What follows belongs to an exercise in optimizing a design on an open flow for small area and a short achievable clock period; a production flow would make more cautious choices. The RTL was checked by simulation tests, not by an equivalence proof against the original design.

`flow/run.sh`:
```
#!/bin/bash
# synth_recipe.tcl (not shown) runs the flow's synth.tcl, then flattens the netlist and writes it again
# the make line also repeats each setting of config.mk as NAME=value (left out here)
make -C /OpenROAD-flow-scripts/flow DESIGN_CONFIG=/design/flow/config.mk WORK_HOME=/design/flow/orfs CLKGATE_MAP_FILE= SYNTH_SCRIPT=/design/flow/synth_recipe.tcl finish
```
`flow/config.mk`:
```
export PLATFORM = sky130hd
export DESIGN_NAME = DSP
export DESIGN_NICKNAME = DSP
export VERILOG_FILES = /design/flow/design.v
export SDC_FILE = /design/flow/constraint.sdc
export NUM_CORES = 4
export LEC_CHECK = 0
export CAP_MARGIN = 20
export CORE_MARGIN = 2
export CORE_UTILIZATION = 40
export SLEW_MARGIN = 20
```
`flow/constraint.sdc`:
```
create_clock -name core_clock -period 11.0 [get_ports {CLK}]
set_input_delay 2.2000 -clock core_clock [delete_from_list [all_inputs] [get_ports {CLK}]]
set_output_delay 2.2000 -clock core_clock [all_outputs]
set_load 0.01 [all_outputs]
```
`flow/design.v`:
```
module FF_MUX(A, clk, rst, EN, Y);
parameter N = 1;
parameter SEL = 0;
parameter RSTTYPE = "SYNC";
input EN;
input clk, rst;
input [N-1:0] A;
output [N-1:0] Y;
reg [N-1:0] Y_FF;
assign Y = (SEL)? Y_FF : A;
generate
	if (RSTTYPE == "SYNC") begin
		always @(posedge clk) begin
			if (rst) begin
				Y_FF <= 0;
			end
			else if(EN) begin
				Y_FF <= A;
			end
		end
	end
	else begin
		always @(posedge clk or posedge rst) begin
			if (rst) begin
				Y_FF <= 0;
			end
			else if(EN) begin
				Y_FF <= A;
			end
		end
	end
endgenerate
endmodule
module DSP #(
	parameter A0REG = 0,
	parameter A1REG = 1,
	parameter B0REG = 0,
	parameter B1REG = 1,
	parameter CREG = 1,
	parameter DREG = 1,
	parameter MREG = 1,
	parameter PREG = 1,
	parameter CARRYINREG = 1,
	parameter CARRYOUTREG = 1,
	parameter OPMODEREG = 1,
	parameter CARRYINSEL = "OPMODE5",
	parameter B_INPUT = "DIRECT",
	parameter RSTTYPE = "SYNC"
	) (
	input [17:0] A, B, D, BCIN,
	input [47:0] C, PCIN,
	input [7:0] OPMODE,
	input CARRYIN, CLK,
	input RSTA, RSTB, RSTC, RSTD, RSTP, RSTM, RSTOPMODE, RSTCARRYIN,
	input CEA, CEB, CEC, CED, CEP, CEM, CEOPMODE, CECARRYIN,
	output [17:0] BCOUT,
	output [47:0] PCOUT, P,
	output [35:0] M,
	output CARRYOUT, CARRYOUTF
	);
wire [17:0] A_Reg0, A_Reg1, B_Reg0, B_Reg1, D_Reg;
wire [47:0] C_Reg;
wire [7:0] OPMODE_Reg;
wire [17:0] B0Reg_in;
assign B0Reg_in = (B_INPUT == "DIRECT")? B :
				  (B_INPUT == "CASCADE")? BCIN : 0;
wire [17:0] Pre_out;
assign Pre_out = (OPMODE_Reg[6])? D_Reg - B_Reg0 : D_Reg + B_Reg0;
wire [17:0] B1Reg_in;
assign B1Reg_in = (OPMODE_Reg[4])? Pre_out : B_Reg0;
assign BCOUT = B_Reg1;
wire [35:0] M_Reg;
wire [35:0] Mult_out;
assign Mult_out = A_Reg1 * B_Reg1;
assign M = M_Reg;
reg [47:0] X_out;
reg [47:0] Z_out;
wire CYI_Reg;
assign CYI_Reg = (CARRYINSEL == "OPMODE5")? OPMODE_Reg[5] : 
				 (CARRYINSEL == "CARRYIN")? CARRYIN : 0; 
wire CIN;
wire [47:0] Post_out;
wire COUT;
assign {COUT, Post_out} = (OPMODE_Reg[7])? Z_out - (X_out + CIN) : Z_out + X_out + CIN;
assign CARRYOUTF = CARRYOUT;
assign PCOUT = P;
FF_MUX #(.N(18), .SEL(A0REG), .RSTTYPE(RSTTYPE)) A_REG0 (A, CLK, RSTA, CEA, A_Reg0);
FF_MUX #(.N(18), .SEL(A1REG), .RSTTYPE(RSTTYPE)) A_REG1 (A_Reg0, CLK, RSTA, CEA, A_Reg1);
FF_MUX #(.N(48), .SEL(CREG), .RSTTYPE(RSTTYPE)) C_REG (C, CLK, RSTC, CEC, C_Reg);
FF_MUX #(.N(18), .SEL(DREG), .RSTTYPE(RSTTYPE)) D_REG (D, CLK, RSTD, CED, D_Reg);
FF_MUX #(.N(8), .SEL(OPMODEREG), .RSTTYPE(RSTTYPE)) OPMODE_REG (OPMODE, CLK, RSTOPMODE, CEOPMODE, OPMODE_Reg);
FF_MUX #(.N(18), .SEL(B0REG), .RSTTYPE(RSTTYPE)) B_REG0 (B0Reg_in, CLK, RSTB, CEB, B_Reg0);
FF_MUX #(.N(18), .SEL(B1REG), .RSTTYPE(RSTTYPE)) B_REG1 (B1Reg_in, CLK, RSTB, CEB, B_Reg1);
FF_MUX #(.N(36), .SEL(MREG), .RSTTYPE(RSTTYPE)) M_REG (Mult_out, CLK, RSTM, CEM, M_Reg);
FF_MUX #(.N(1), .SEL(CARRYINREG), .RSTTYPE(RSTTYPE)) CYI_REG (CYI_Reg, CLK, RSTCARRYIN, CECARRYIN, CIN);
FF_MUX #(.N(1), .SEL(CARRYOUTREG), .RSTTYPE(RSTTYPE)) CYO_REG (COUT, CLK, RSTCARRYIN, CECARRYIN, CARRYOUT);
FF_MUX #(.N(48), .SEL(PREG), .RSTTYPE(RSTTYPE)) P_REG (Post_out, CLK, RSTP, CEP, P);
always @(*) begin
	case (OPMODE_Reg[1:0])
		0: X_out = 0;
		1: X_out = {12'b0, Mult_out};
		2: X_out = P; 
		default: X_out = {D_Reg[11:0], A_Reg1[17:0], B_Reg1[17:0]};
	endcase
end
always @(*) begin
	case (OPMODE_Reg[3:2])
		0: Z_out = 0;
		1: Z_out = PCIN;
		2: Z_out = P; 
		default: Z_out = C_Reg;
	endcase
end
endmodule
```
Congestion heat map:
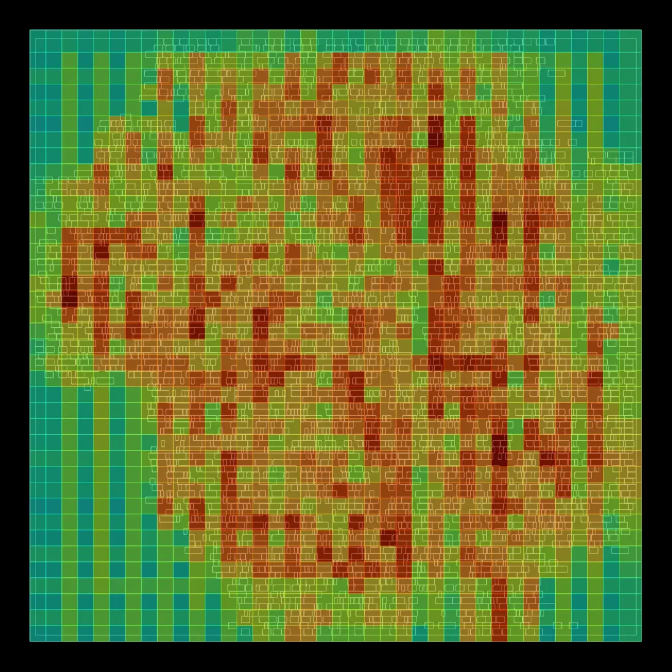
final cell utilization of the core: 47.1%
global routing's busiest layer: met2
GRT Util Overall: 25.9%
met2 GRT Util: 42.0%
met3 track demand over resource: 5.50%

Placement by cell class:
Drawn at 2 px/µm.
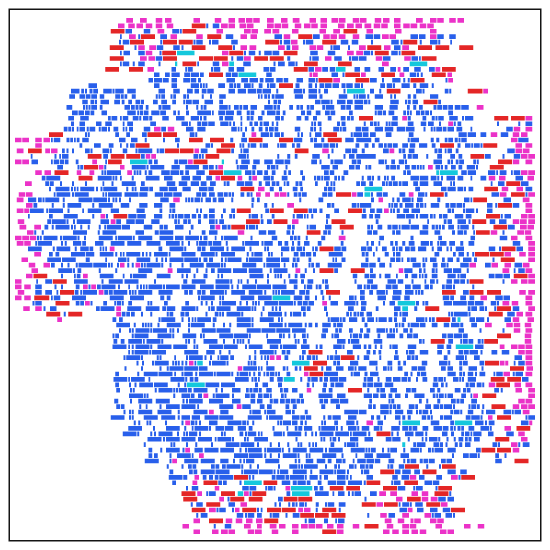
Key: cyan = clock drivers and dummy loads [cells 30]; blue = remaining logic cells [cells 2860]; red = registers [cells 196]; magenta = remaining buffers and delay cells [cells 407]
finished layout cell area: 31700 µm²
share of cell area taken by flip-flops and latches: 12.4%
core area: 67300 µm²

Hierarchy map of the flops:
Drawn at 3 px/µm.
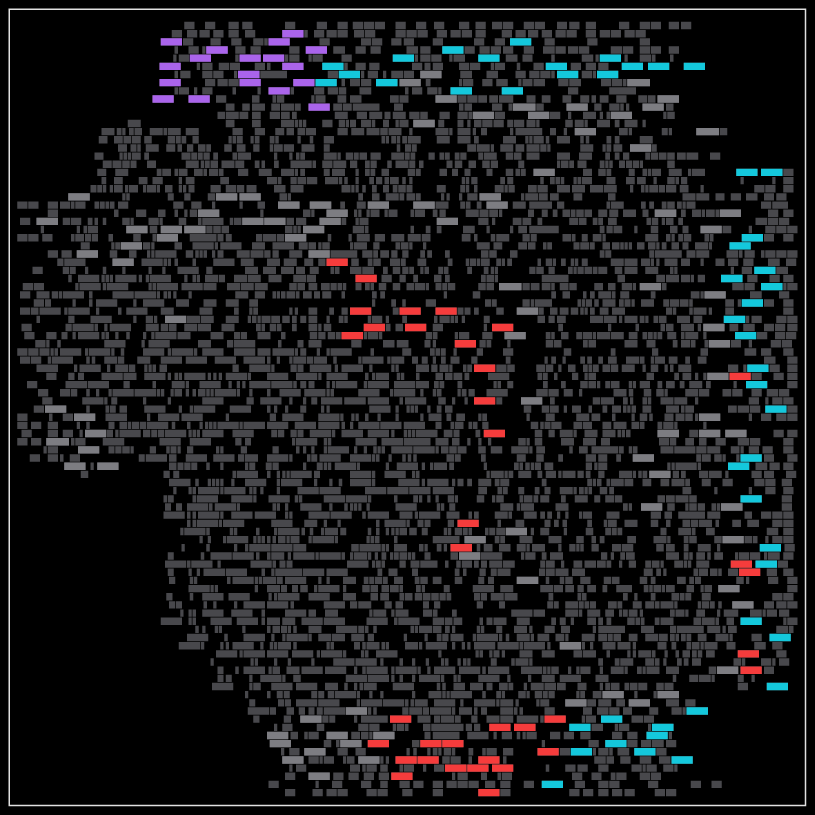
Key: red = M_REG [flops 36]; cyan = C_REG [flops 48]; purple = D_REG [flops 18]

Metal layers overlaid:
Drawn at 2 px/µm.
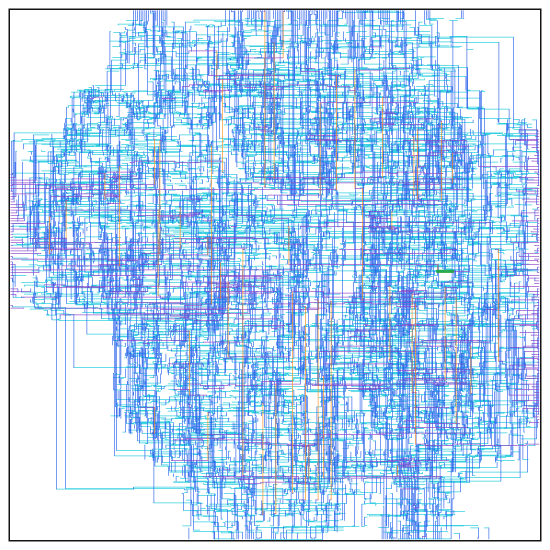
Key: orange = M4 [wire length 2150 µm]; purple = M3 [wire length 6550 µm]; cyan = M1 [wire length 40.9 mm]; green = M5 [wire length 7.40 µm]; blue = M2 [wire length 41.3 mm]

Sequential cells colored by netlist name:
Drawn at 2 px/µm.
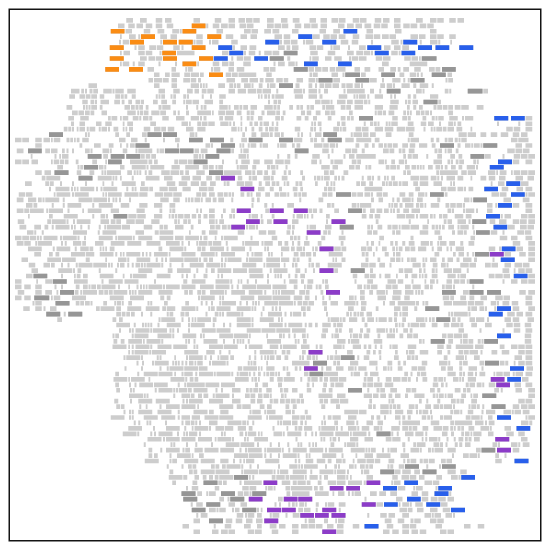
Key: orange = D_REG.Y_FF [flops 18]; purple = M_REG.Y_FF [flops 36]; blue = C_REG.Y_FF [flops 48]

==> results_dict.tcl <==
set metrics [dict create \
    setup_viol 0 \
    dieArea_um2 70200 \
    min-delay-path-class "reg2reg" \
    path_delay_family "adder cells" \
    timing_max_transition_violations_final 0 \
    comb_power_share_pct 55.8 \
    p_int_mw 1.94 \
    tap_cell_count 873 \
    cts_inserted_buffers 17 \
    avgRoutedWirePerCell_um 20.8 \
    met3WireLength_um 6550 \
    final_cells 4366 \
    rsz0062_at_grt "false" \
    final.setup.worst_slack_ns 0.781 \
    synth_seq_area_share_pct 14.4 \
    hpwl_um 71900 \
    critical_path.max_stage_delay_ns 0.86 \
    post_synth_num_cell_types 87 \
    powerComb_mw 1.93 \
    row_count 95 \
    first_global_vias 23300 \
    r2r-end "P_REG.Y_FF[47]$_SDFFE_PP0P_" \
    postSynth.asyncResetShare_pct 0 \
    met2RoutedLength_um 41300 \
    cts.htree.levels 4 \
    fp.dieH_um 265 \
    timing.critical_path.arrival_ns 10.62 \
    clockNetworkPower_uw 651 \
    mappedNetlistArea_um2 27200 \
    fillCellCount 6672 \
    period_share_pct 92.9 \
    share_of_layout_cells_above_drive_strength_1_pct 6.10 \
    gp_congestion 0.917 \
    fp.dieW_um 265 \
    slew_headroom_pct 28.1 \
    dp_worst_setup_slack_ns 0.798 \
    routed_wirelength_um 90900 \
    placed_cell_area_um2 31100 \
    r2r_cells 37 \
    final.signal_buffer_count 407 \
    root_buffer "clkbuf_16" \
    initial_core_utilization_pct 40.5 \
    cp_startpoint "B_REG1.Y_FF[10]$_SDFFE_PP0P_" \
    cpMaxStageDelayCell "dfxtp_1" \
    regToRegStartpoint "B_REG1.Y_FF[10]$_SDFFE_PP0P_" \
    dp_cells 4336 \
    run_status "finished clean" \
    worstHoldStart "M_REG.Y_FF[6]$_SDFFE_PP0P_" \
    synth_top_family_by_area "adder cells" \
    multi_input_gates 2433 \
    path_buf_inv 4 \
    multiInputGateArea_um2 20600 \
    setup-tns-final_ns 0 \
    clk-insertion-delay-late_ns 0.52 \
    synth_warnings 7 \
    tritoncts_clock_tree "built" \
    worst-r2r-setup-slack_ns 0.78 \
    powerSeq_uw 881 \
    post-synth-top-area-cell "fa_1" \
    p_sw_mw 1.53 \
    fraction_of_area_in_multi_input_gates_pct 65.2 \
    post_synth_main_area_contributors "fa_1, dfxtp_1, ha_1" \
    largest_net_degree_at_the_start_of_global_routing 76 \
    num-nets-final 4204 \
    post_synth_most_frequent_cells "inv_1, nand2_1, nor2_1" \
]

[separate check: timing with driven ports]
In the flow no input, the clock included, has a driving cell. The finished layout below was timed again as built, in two steps. Step 1, drivers: a clkbuf_16 drives CLK and a buf_2 each remaining input, both assumed. Step 2 times the ports against the registers' clock, not the clock port: input delays grow and output delays shrink by t, the midpoint of the rising clock arrivals with the driver on. a / b / c = ideal / step 1 / step 2; a / b = the first two.
t (ns): 0.568
setup WS [ns]: 0.781 / 0.781 / 0.781
worst data-port slew with drivers (ns): 0.11
pins driven straight from the clock port: 1
After both steps setup and hold are still met in this run. The setup slack of this run moves by 0.000 ns with the drivers and by 0.000 ns with both steps.
